Context: an optimization exercise on an open-source flow, tuned for small area and a short achievable clock period. The choices shown serve that exercise and are no tape-out recipe.
RTL that was checked went through simulation tests only; none was proved equivalent to the original.
Some runs may be left out. An edit can pass the tests and still lose a function that they never use.
Function not checked in run 2: the RTL went through the layout flow alone.
No activity file was given, so power comes from the tool's default toggle rates.

run_1/zoom.png
Window x 132 to 172, y 71 to 111 um. Cells in grey, sequential cells in the stronger grey; small squares are vias.
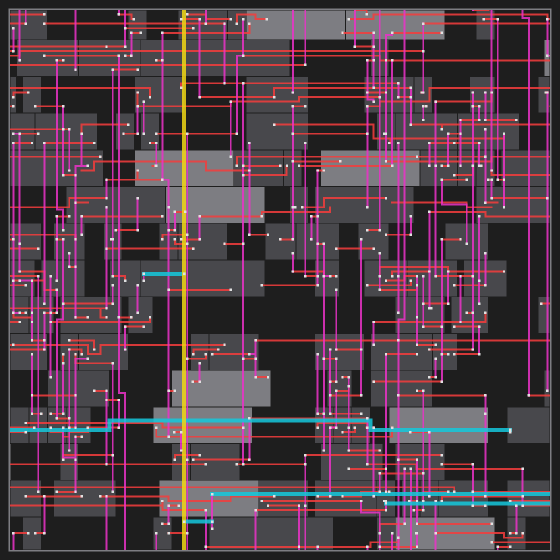
run_1/cell_classes.png
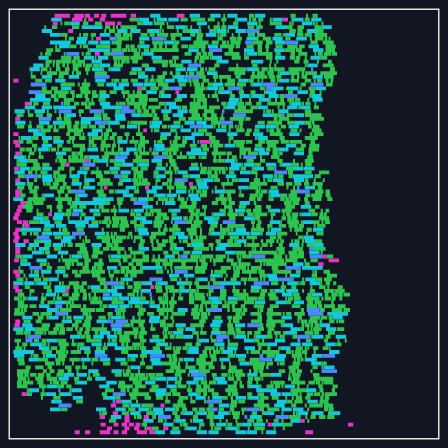
run_1/final_all.png
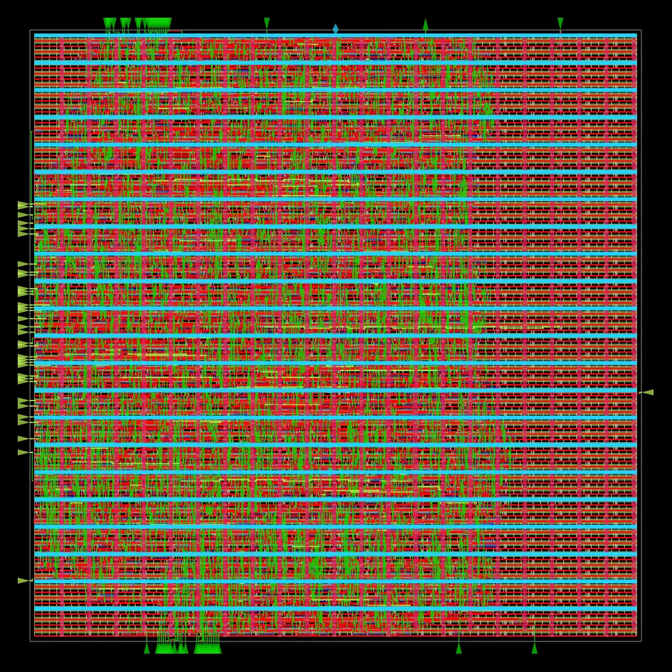
## flow/config.mk

```make
export PLATFORM = sky130hd
export DESIGN_NAME = rawRGBShiftRegister
export DESIGN_NICKNAME = rawRGBShiftRegister
export VERILOG_FILES = /design/flow/design.v
export SDC_FILE = /design/flow/constraint.sdc
export NUM_CORES = 4
export LEC_CHECK = 0
export CAP_MARGIN = 20
export CORE_MARGIN = 2
export CORE_UTILIZATION = 40
export PLACE_DENSITY = 0.6
export SLEW_MARGIN = 20
```

## flow/constraint.sdc

```tcl
create_clock -name core_clock -period 13.0 [get_ports {clk}]
set_input_delay 2.6000 -clock core_clock [delete_from_list [all_inputs] [get_ports {clk}]]
set_output_delay 2.6000 -clock core_clock [all_outputs]
set_load 0.01 [all_outputs]
```

## flow/design.v

```verilog
module PixelConverter(
	R, 
	G, 
	B, 
	binaryFilteredPix
);
	localparam channelWidth = 4;
	input [channelWidth-1:0] R, G, B;	
	output binaryFilteredPix;
	wire signed [2*channelWidth:0] u = R - G; 
	wire signed [2*channelWidth:0] v = B - G;
	wire u_in_range = (u < 6) & (u > 3);
	wire v_in_range = (v < 1) & (v > -2);
	assign binaryFilteredPix = u_in_range & v_in_range;
endmodule 
module RowPixelConverterAndCounter(
	threeChannelInputRow,
	filteredRowCount
);
	localparam ROW_WIDTH = 7;
	localparam channelWidth = 4;
	input [3*channelWidth*ROW_WIDTH-1:0] threeChannelInputRow;
	output [$clog2(ROW_WIDTH+1)-1:0] filteredRowCount;
	wire [ROW_WIDTH-1:0] pixelIsSkin;
	genvar i;
	generate
		for(i = 0; i < ROW_WIDTH; i=i+1) begin:PixelConverters
			PixelConverter conv(
				.R(threeChannelInputRow[12*i+11:12*i+8]),
				.G(threeChannelInputRow[12*i+7:12*i+4]),
				.B(threeChannelInputRow[12*i+3:12*i]),
				.binaryFilteredPix(pixelIsSkin[i]));
		end
	endgenerate
	assign filteredRowCount = pixelIsSkin[0] + pixelIsSkin[1] + pixelIsSkin[2] +
	                          pixelIsSkin[3] + pixelIsSkin[4] + pixelIsSkin[5] +
	                          pixelIsSkin[6];
endmodule
module rawRGBShiftRegister(
	rgbInputRow,	
	reset,
	clk,
	shiftEnable,
	boxPassesThreshold
);
	localparam ROW_WIDTH = 7;
	localparam ACCEPTANCE_THRESHOLD = 28;  
	input [3*4*ROW_WIDTH-1:0] rgbInputRow;
	input reset;
	input clk;
	input shiftEnable;
	output boxPassesThreshold; 
	reg [3*4*ROW_WIDTH-1:0] shiftReg [ROW_WIDTH-1:0]; 
	always@(posedge clk) begin
		if(reset) begin
			shiftReg[0] <= 0;
			shiftReg[1] <= 0;
			shiftReg[2] <= 0;
			shiftReg[3] <= 0;
			shiftReg[4] <= 0;
			shiftReg[5] <= 0;
			shiftReg[6] <= 0;
		end
		else if(shiftEnable) begin
			shiftReg[0] <= rgbInputRow;
			shiftReg[1] <= shiftReg[0];
			shiftReg[2] <= shiftReg[1];
			shiftReg[3] <= shiftReg[2];
			shiftReg[4] <= shiftReg[3];
			shiftReg[5] <= shiftReg[4];
			shiftReg[6] <= shiftReg[5];
		end
	end
	wire [$clog2(ROW_WIDTH+1)-1:0] OneCounts [ROW_WIDTH-1:0];
	genvar idx;
	generate
		for(idx = 0; idx < ROW_WIDTH; idx=idx+1)begin:RowProcessors
			RowPixelConverterAndCounter rowProc(.threeChannelInputRow(shiftReg[idx]), .filteredRowCount(OneCounts[idx]));
		end
	endgenerate
	wire[7:0] count = OneCounts[0] +
					 OneCounts[1] +
					 OneCounts[2] +
					 OneCounts[3] +
					 OneCounts[4] +
					 OneCounts[5] +
					 OneCounts[6];
	assign boxPassesThreshold = (count > ACCEPTANCE_THRESHOLD);
endmodule
```

## flow/run.sh

```bash
#!/bin/bash
# synth_recipe.tcl (not shown) runs the flow's synth.tcl, then flattens the netlist and writes it again
# the make line also repeats each setting of config.mk as NAME=value (left out here)
make -C /OpenROAD-flow-scripts/flow DESIGN_CONFIG=/design/flow/config.mk WORK_HOME=/design/flow/orfs CLKGATE_MAP_FILE= SYNTH_SCRIPT=/design/flow/synth_recipe.tcl finish
```

==> results.json, run 1 <==
{
  "status": "complete, no violations",
  "hold_end": "shiftReg[6][42]",
  "largestRegisters": "shiftReg: 588 flops",
  "min_from": "shiftReg[6][42]",
  "cts_tree": "yes",
  "synth_cells": 3762,
  "powerDensity_nw_per_um2": 102,
  "postCtsSetupBuffers": 0,
  "area_growth_pct": 11.1,
  "ctsResizeCount": 0,
  "avgSynthCellArea_um2": 9.61,
  "regMostFlops": "shiftReg",
  "gr-total-overflow": 0,
  "ys_types": 33,
  "viasPerCell": 4.90,
  "finClkSkew_ps": 22.5,
  "final_antenna_net_count": 0,
  "port_buffers": 87,
  "die-width_um": 305,
  "core_um2": 89700,
  "hold_buffers": 0,
  "synth_compound_area_share_pct": 4.59,
  "synth_top_family_by_area": "adder cells",
  "layout.nets": 4439,
  "clock_path_buffers": 3,
  "cp-startpoint": "shiftReg[2][4]",
  "max_freq_ghz": 0.0851,
  "rsz0062_at_grt": "false",
  "wl_um": 73900,
  "critical_path_buf_inv_count": 8,
  "layout_commonest_cell": "mux2i_1",
  "drv_slew": 0,
  "synth_top_flop_cell": "dfxtp_1",
  "whs_ps": 490,
  "root_buffer": "clkbuf_16",
  "yosys_register_bits": 588,
  "clock_latency_ps": 640,
  "crit_path_end_kind": "output pin",
  "synth_fa_ha_area_share_pct": 21.9,
  "r2r_cells": 2,
  "cpLargestDelayFamily": "adder cells",
  "ff2ff_setup_slack_ps": 12190,
  "start_util_pct": 40.3,
  "leakage_nw": 17.3,
  "crit_type": "reg -> out",
  "worstReg2RegEnd": "shiftReg[1][83]",
  "antennaDiodeCount": 0,
  "syn_nets": 4402,
  "die_h_um": 305,
  "drv_cap": 0,
  "antenna_found_initial": 0,
  "drive_above_1_share_pct": 3.23,
  "yosys.area_share.simple_pct": 12.7,
  "worst_pin_slew_ps": 1050,
  "clock-sinks": 588,
  "grt_first_pass_wirelength_um": 124000,
  "grt_pass1_vias": 23900,
  "largest_reg_flops": 588,
  "ys_seq_area_share_pct": 32.6,
  "cp.required_ps": 10400,
  "hpwl_um": 55100,
  "place.gp.congestion": 0.804,
  "ir_worst_vdd_mv": 0.107,
  "synth_mux_area_share_pct": 18.8,
  "period_needed_ps": 11750,
  "num_vias": 24600,
  "path_max_fanout": 4,
  "cp.depth": 30,
  "wl_per_cell_um": 14.7,
  "drt_first_pass_iters": 5,
  "setup_viol": 0,
  "synth_xor_area_share_pct": 3.73,
  "arrival_ps": 9150,
  "syn-cell-area_um2": 36200,
  "drc_errors": 0,
  "hold_path_class": "reg -> reg",
  "grt_max_degree": 183,
  "crit_top_cell": "fa_1",
  "cts_max_level": 2,
  "yosysWarnings": 3,
  "grt_usage_pct": 15.9,
  "numCtsBuffers": 61,
  "async_flop_share_pct": 0,
  "dr.first_iter.drc_count": 993,
  "slew_headroom_pct": 29.7,
  "layout_common_cells": "mux2i_1 (665), nor2_1 (634), dfxtp_1 (588), ha_1 (421), inv_1 (406)",
  "cts.clk_slew.worst_paths_ps": 60,
  "slowest_stage": "clkdlybuf4s50_1",
  "hold_viol_final": 0,
  "period_share_pct": 90.4,
  "r2r_start": "shiftReg[0][83]",
  "startpoint_type": "flip-flop",
  "cp_slowest_stage_delay_ps": 670,
  "hold_depth": 2,
  "setup_tns_ps": 0,
  "synth_edf_count": 0
}
-- zoom.png (at the start) --
Key: met4 = yellow; met2 = magenta; met3 = cyan; met1 = red
Sequential cells in the window: 10. Netlist names of flops here include shiftReg (10). Most frequent: ha_1 (16), mux2i_1 (15), inv_1 (14). 103 logic cells have their middle in the window.

-- cell_classes.png (at the start) --
Key: all other logic = green [cells 3043, share of their area 62%]; flip-flops = cyan [cells 588, share of their area 30%]; other buffers and delay cells = magenta [cells 105, share of their area 2.7%]; clock drivers and dummy loads = blue [cells 108, share of their area 5.4%]

-- final_all.png (at the start) --
io pins: 88
die area: 92800 um^2
Site Rows: 110
Post-Layout Cell Count: 5020

run 1: synthesized netlist by cell type, drive strengths merged (59+ instances only):
library cell  instances  area (um^2)
a21oi               136          681
buf                  60          300
clkbuf               71          267
dfxtp               588        11800
fa                  132         2640
ha                  421         5270
inv                 406         1520
mux2i               665         6660
nand2               103          387
nor2                634         2380
o21ai                59          295
xnor2                65          569
xor2                 89          780
run 1: power breakdown:
part           switching [mW]  internal [mW]
combinational           0.205          0.190
clock                   0.727           1.09
sequential             0.0361           1.83
total                   0.969           3.11
run 1: worst max-delay path by stage:
stage,to
floorplan,boxPassesThreshold
global placement,boxPassesThreshold
detailed placement,boxPassesThreshold
CTS,boxPassesThreshold
global route,boxPassesThreshold
finish,boxPassesThreshold
run 1: metal layers:
metal | GRT usage [%] | wire length [um] | up-vias | part of all wire, %
li1 | - | - | 12700 | -
met2 | 26.7 | 34100 | 191 | 46
met3 | 2.09 | 1760 | 73 | 2.4
met4 | 3.65 | 1440 | 0 | 1.9
met1 | 21.7 | 36600 | 11600 | 50
met5 | 0 | 0 | - | 0
run 1: final cells by class:
| class | count | area (um^2) |
|---|---|---|
| Multi-Input combinational cell | 2637 | 22300 |
| Inverter | 406 | 1520 |
| Timing Repair Buffer | 105 | 1040 |
| Fill cell | 8742 | 49600 |
| Tap cell | 1176 | 1470 |
| Clock buffer | 91 | 1800 |
| Sequential cell | 588 | 11800 |
| Clock inverter | 17 | 269 |
run 1: through the flow:
| stage | instances | utilization, % | setup slack (ps) | cell area [um^2] | power (mW) |
|---|---|---|---|---|---|
| 2_1_floorplan | 3762 | - | 3290 | 36200 | 2.20 |
| 3_3_place_gp | 4912 | 42.5 | 1730 | 38100 | 2.30 |
| 3_5_place_dp | 4912 | 42.5 | 1660 | 38100 | 2.31 |
| 4_1_cts | 5020 | 44.8 | 936 | 40200 | 4.14 |
| 5_1_grt | 5020 | 44.8 | 626 | 40200 | 4.26 |
| 6_report | 5020 | 44.8 | 1250 | 40200 | 4.08 |
run 1: worst register-to-register path: cells and delay by family (launching register included):
family	cells	cell delay, ps
mux	1	130
simple gates	1	110
flops	1	510
run_1/pins.png
Pins as bars across the die edge, other pins in grey.
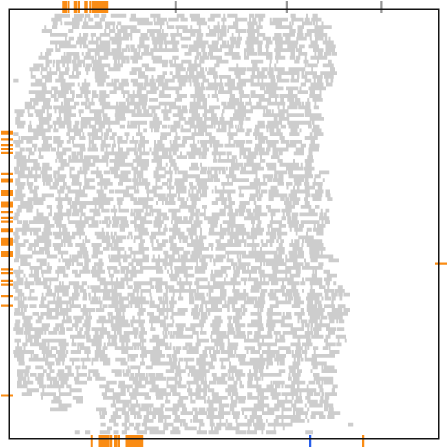

## Run 2: what changed since run 1
==> flow/design.v (replaced) <==
module PixelConverter(
	R,
	G,
	B,
	binaryFilteredPix
);
	localparam channelWidth = 4;
	input [channelWidth-1:0] R, G, B;
	output binaryFilteredPix;
	wire signed [channelWidth+1:0] u = {2'b00, R} - {2'b00, G};
	wire signed [channelWidth+1:0] v = {2'b00, B} - {2'b00, G};
	wire u_in_range = (u == 6'sd4) | (u == 6'sd5);
	wire v_in_range = (v == -6'sd1) | (v == 6'sd0);
	assign binaryFilteredPix = u_in_range & v_in_range;
endmodule
module RowPixelConverterAndCounter(
	threeChannelInputRow,
	filteredRowCount
);
	localparam ROW_WIDTH = 7;
	localparam channelWidth = 4;
	input [3*channelWidth*ROW_WIDTH-1:0] threeChannelInputRow;
	output [2:0] filteredRowCount;
	wire [ROW_WIDTH-1:0] pixelIsSkin;
	genvar i;
	generate
		for(i = 0; i < ROW_WIDTH; i=i+1) begin:PixelConverters
			PixelConverter conv(
				.R(threeChannelInputRow[12*i+11:12*i+8]),
				.G(threeChannelInputRow[12*i+7:12*i+4]),
				.B(threeChannelInputRow[12*i+3:12*i]),
				.binaryFilteredPix(pixelIsSkin[i]));
		end
	endgenerate
	assign filteredRowCount = pixelIsSkin[0] + pixelIsSkin[1] + pixelIsSkin[2] +
	                          pixelIsSkin[3] + pixelIsSkin[4] + pixelIsSkin[5] +
	                          pixelIsSkin[6];
endmodule
module rawRGBShiftRegister(
	rgbInputRow,
	reset,
	clk,
	shiftEnable,
	boxPassesThreshold
);
	localparam ROW_WIDTH = 7;
	localparam ACCEPTANCE_THRESHOLD = 28;
	input [3*4*ROW_WIDTH-1:0] rgbInputRow;
	input reset;
	input clk;
	input shiftEnable;
	output boxPassesThreshold;
	wire [2:0] newCount;
	RowPixelConverterAndCounter rowProc(.threeChannelInputRow(rgbInputRow), .filteredRowCount(newCount));
	reg [2:0] rowCount [ROW_WIDTH-1:0];
	integer k;
	always @(posedge clk) begin
		if (reset) begin
			for (k = 0; k < ROW_WIDTH; k = k + 1)
				rowCount[k] <= 3'd0;
		end else if (shiftEnable) begin
			rowCount[0] <= newCount;
			for (k = 1; k < ROW_WIDTH; k = k + 1)
				rowCount[k] <= rowCount[k-1];
		end
	end
	wire [5:0] count = rowCount[0] + rowCount[1] + rowCount[2] + rowCount[3] +
	                   rowCount[4] + rowCount[5] + rowCount[6];
	assign boxPassesThreshold = (count > ACCEPTANCE_THRESHOLD);
endmodule
run_2/pins.png
Pins as bars across the die edge, other pins in grey.
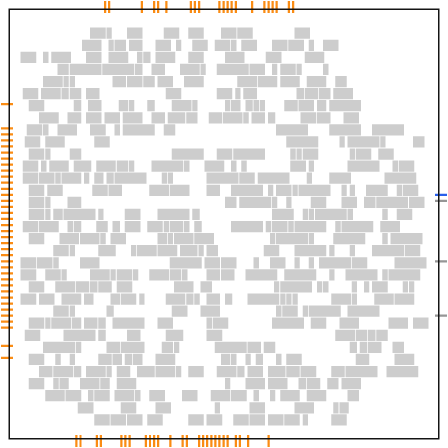
Key: shiftEnable = blue [pins 1, direction input, edge right]; rgbInputRow = orange [pins 84, direction input, edge 37 left, 26 bottom, 21 top]
All pins by edge: 37 left, 26 bottom, 21 top, 4 right.

run_2/zoom.png
Window x 28 to 68, y 9 to 49 um. Cells in grey, sequential cells in the stronger grey; small squares are vias.
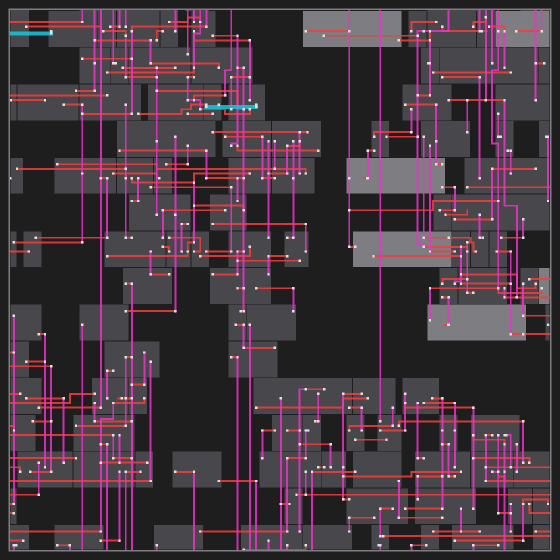
Key: met2 = magenta; met1 = red; met3 = cyan
99 logic cells have their middle in the window. Sequential cells in the window: 5. Netlist names of flops here include rowCount (5). Most frequent: inv_1 (20), ha_1 (15), clkdlybuf4s50_1 (10).

==> run 2 against run 1 <==
Setup slack improved by 4800 ps. First-iteration DRC count fell by 97%. Critical path depth fell by 17. Sequential power fell by 97%. Cell count fell by 89%. Critical path type unchanged. Largest cell class unchanged. Highest routed layer unchanged.
==> results.json, run 2 <==
{
  "status": "complete, no violations",
  "area_growth_pct": 30.4,
  "grt_first_pass_wirelength_um": 11000,
  "synth_top_cell_area_share_pct": 24.6,
  "rsz0062_at_grt": "false",
  "crit_path_end_kind": "output pin",
  "crit_top_cell": "fa_1",
  "yosys.area_share.simple_pct": 11.5,
  "rows": 33,
  "crit_type": "reg -> out",
  "cp_slowest_stage_delay_ps": 560,
  "port_buffers": 87,
  "clock-sinks": 21,
  "drive_above_1_share_pct": 2.81,
  "ys_top_cells_by_count": "inv_1 (79), ha_1 (67), fa_1 (30), nor2_1 (28), mux2i_1 (26)",
  "start_util_pct": 41.3,
  "cts_max_level": 1,
  "synth_xor_area_share_pct": 6.16,
  "async_flop_share_pct": 0,
  "numCtsBuffers": 3,
  "yosysWarnings": 2,
  "synth_cells": 376,
  "hold_viol_final": 0,
  "min_from": "rowCount[6][1]",
  "worst_pin_slew_ps": 751,
  "viasPerCell": 4.78,
  "ys_types": 35,
  "syn-cell-area_um2": 3410,
  "maxUsedRoutingLayer": "met4",
  "wl_um": 6240,
  "arrival_ps": 4380,
  "ys_seq_area_share_pct": 12.3,
  "fill_cells": 785,
  "hold_buffers": 0,
  "hpwl_um": 5780,
  "regMostFlops": "rowCount",
  "drv_slew": 0,
  "r2r_cells": 2,
  "hold_depth": 2,
  "io_pins": 88,
  "startpoint_type": "flip-flop",
  "synth_edf_count": 0,
  "r2r_start": "rowCount[0][0]",
  "ir_worst_vdd_mv": 0.0289,
  "root_buffer": "clkbuf_8",
  "drc_errors": 0,
  "clock_latency_ps": 260,
  "synth_mux_area_share_pct": 9.61,
  "grt_pass1_vias": 2710,
  "max_freq_ghz": 0.143,
  "route.met3.wl_um": 369,
  "gr-total-overflow": 0,
  "drv_cap": 0,
  "wl_met1_um": 2740,
  "multi_input_area_um2": 2670,
  "period_share_pct": 53.7,
  "yosys_register_bits": 21,
  "place.gp.congestion": 0.779,
  "wl_met2_um": 3120,
  "final_antenna_net_count": 0,
  "grt_usage_pct": 14.4
}
run_2/final_all.png
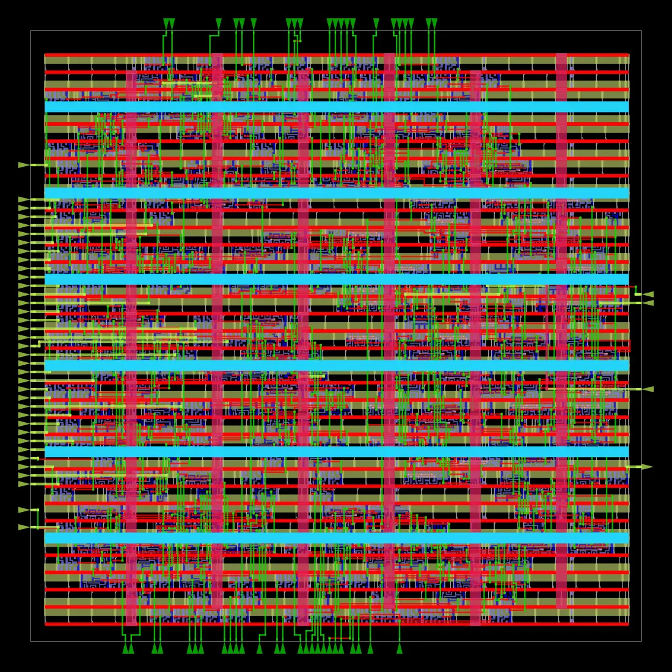
die width: 96.3 um
die area: 9280 um^2

[run 2: logic make-up (layout without fill, tap and decap cells)]
logic type,count (synthesis),in the layout
adders and majority gates,97,97
buffers and inverters,84,171
and+or+nand+nor,72,72
AOI/OAI and AO/OA,46,46
muxes,32,32
xor gates and xnor gates,24,24
DFF,21,21
[run 2: power by group]
part	leakage (nW)	switching [mW]	total (mW)	internal, mW
combinational	1.99	0.0476	0.111	0.0630
sequential	0.169	0.000419	0.0652	0.0647
clock	0.0217	0.0212	0.0428	0.0216
[run 2: worst max-delay path: cells and delay by family, from the launching register on]
| family | cells | cell delay, ps |
|---|---|---|
| flops | 1 | 360 |
| buf+inv | 5 | 780 |
| fa+ha+maj | 5 | 2550 |
| xor+xnor | 1 | 150 |
| compound gates | 2 | 270 |
[run 2: area by class of cell]
| cell class | count | share of cell area, % |
|---|---|---|
| inverter | 79 | 6.66 |
| timing repair buffer | 88 | 19.7 |
| tap | 105 | 2.95 |
| clock buffer | 3 | 0.928 |
| sequential | 21 | 9.45 |
| clock inverter | 1 | 0.169 |
| multi-input combinational | 271 | 60.1 |
[run 2: per-stage QoR]
stage	instance area, um^2	power, mW	setup WS [ps]	hold WS [ps]
3_3_place_gp	4400	0.175	5940	484
2_1_floorplan	3410	0.136	6610	467
3_5_place_dp	4400	0.178	5840	497
4_1_cts	4450	0.223	5960	523
6_report	4450	0.219	6020	518
5_1_grt	4450	0.239	5740	562
[run 2: how the worst max path moves through the flow]
stage / depth (start not counted) / from / endpoint / slack, ps
after floorplan: 14 / rgbInputRow[12] / rowCount[0][2] / 6610
after global placement: 16 / rgbInputRow[12] / rowCount[0][2] / 5940
after detailed placement: 16 / rgbInputRow[12] / rowCount[0][2] / 5840
after CTS: 13 / rowCount[0][2] / boxPassesThreshold / 5960
after global routing: 13 / rowCount[0][2] / boxPassesThreshold / 5740
final: 13 / rowCount[0][2] / boxPassesThreshold / 6020
[run 2: per-layer routing]
| layer | vias up | GRT usage [%] |
|---|---|---|
| met5 | - | 0 |
| met4 | 0 | 1.41 |
| met3 | 2 | 3.29 |
| met2 | 50 | 26.4 |
| met1 | 1240 | 17.6 |
| li1 | 1423 | - |

-- port drivers added, routing unchanged --
The flow's constraints put no driver on any port. The routed layouts listed below were extracted and timed again, unchanged, in two steps.
Step 1 assumes that a clkbuf_16 drives the clock port and a buf_2 every other input.
Step 2 moves the port delays by t, midway between the first and last clock arrival at a register: inputs arrive t later, outputs are due t later. That takes back most of the time a late clock gives input paths.
a / b / c = ideal / step 1 / step 2; a / b = the first two.
| run | t (ns) | setup WS [ns] | worst setup path at the end |
|---|---|---|---|
| run 1 | 0.692 | 1.247 / 1.182 / 1.874 | register to output |
| run 2 | 0.280 | 6.017 / 5.994 / 5.894 | input to register |
After both steps setup and hold are still met in every run listed. For run 2, which loses most, drivers alone change the setup slack by -0.023 ns; drivers and shift together by -0.123 ns.
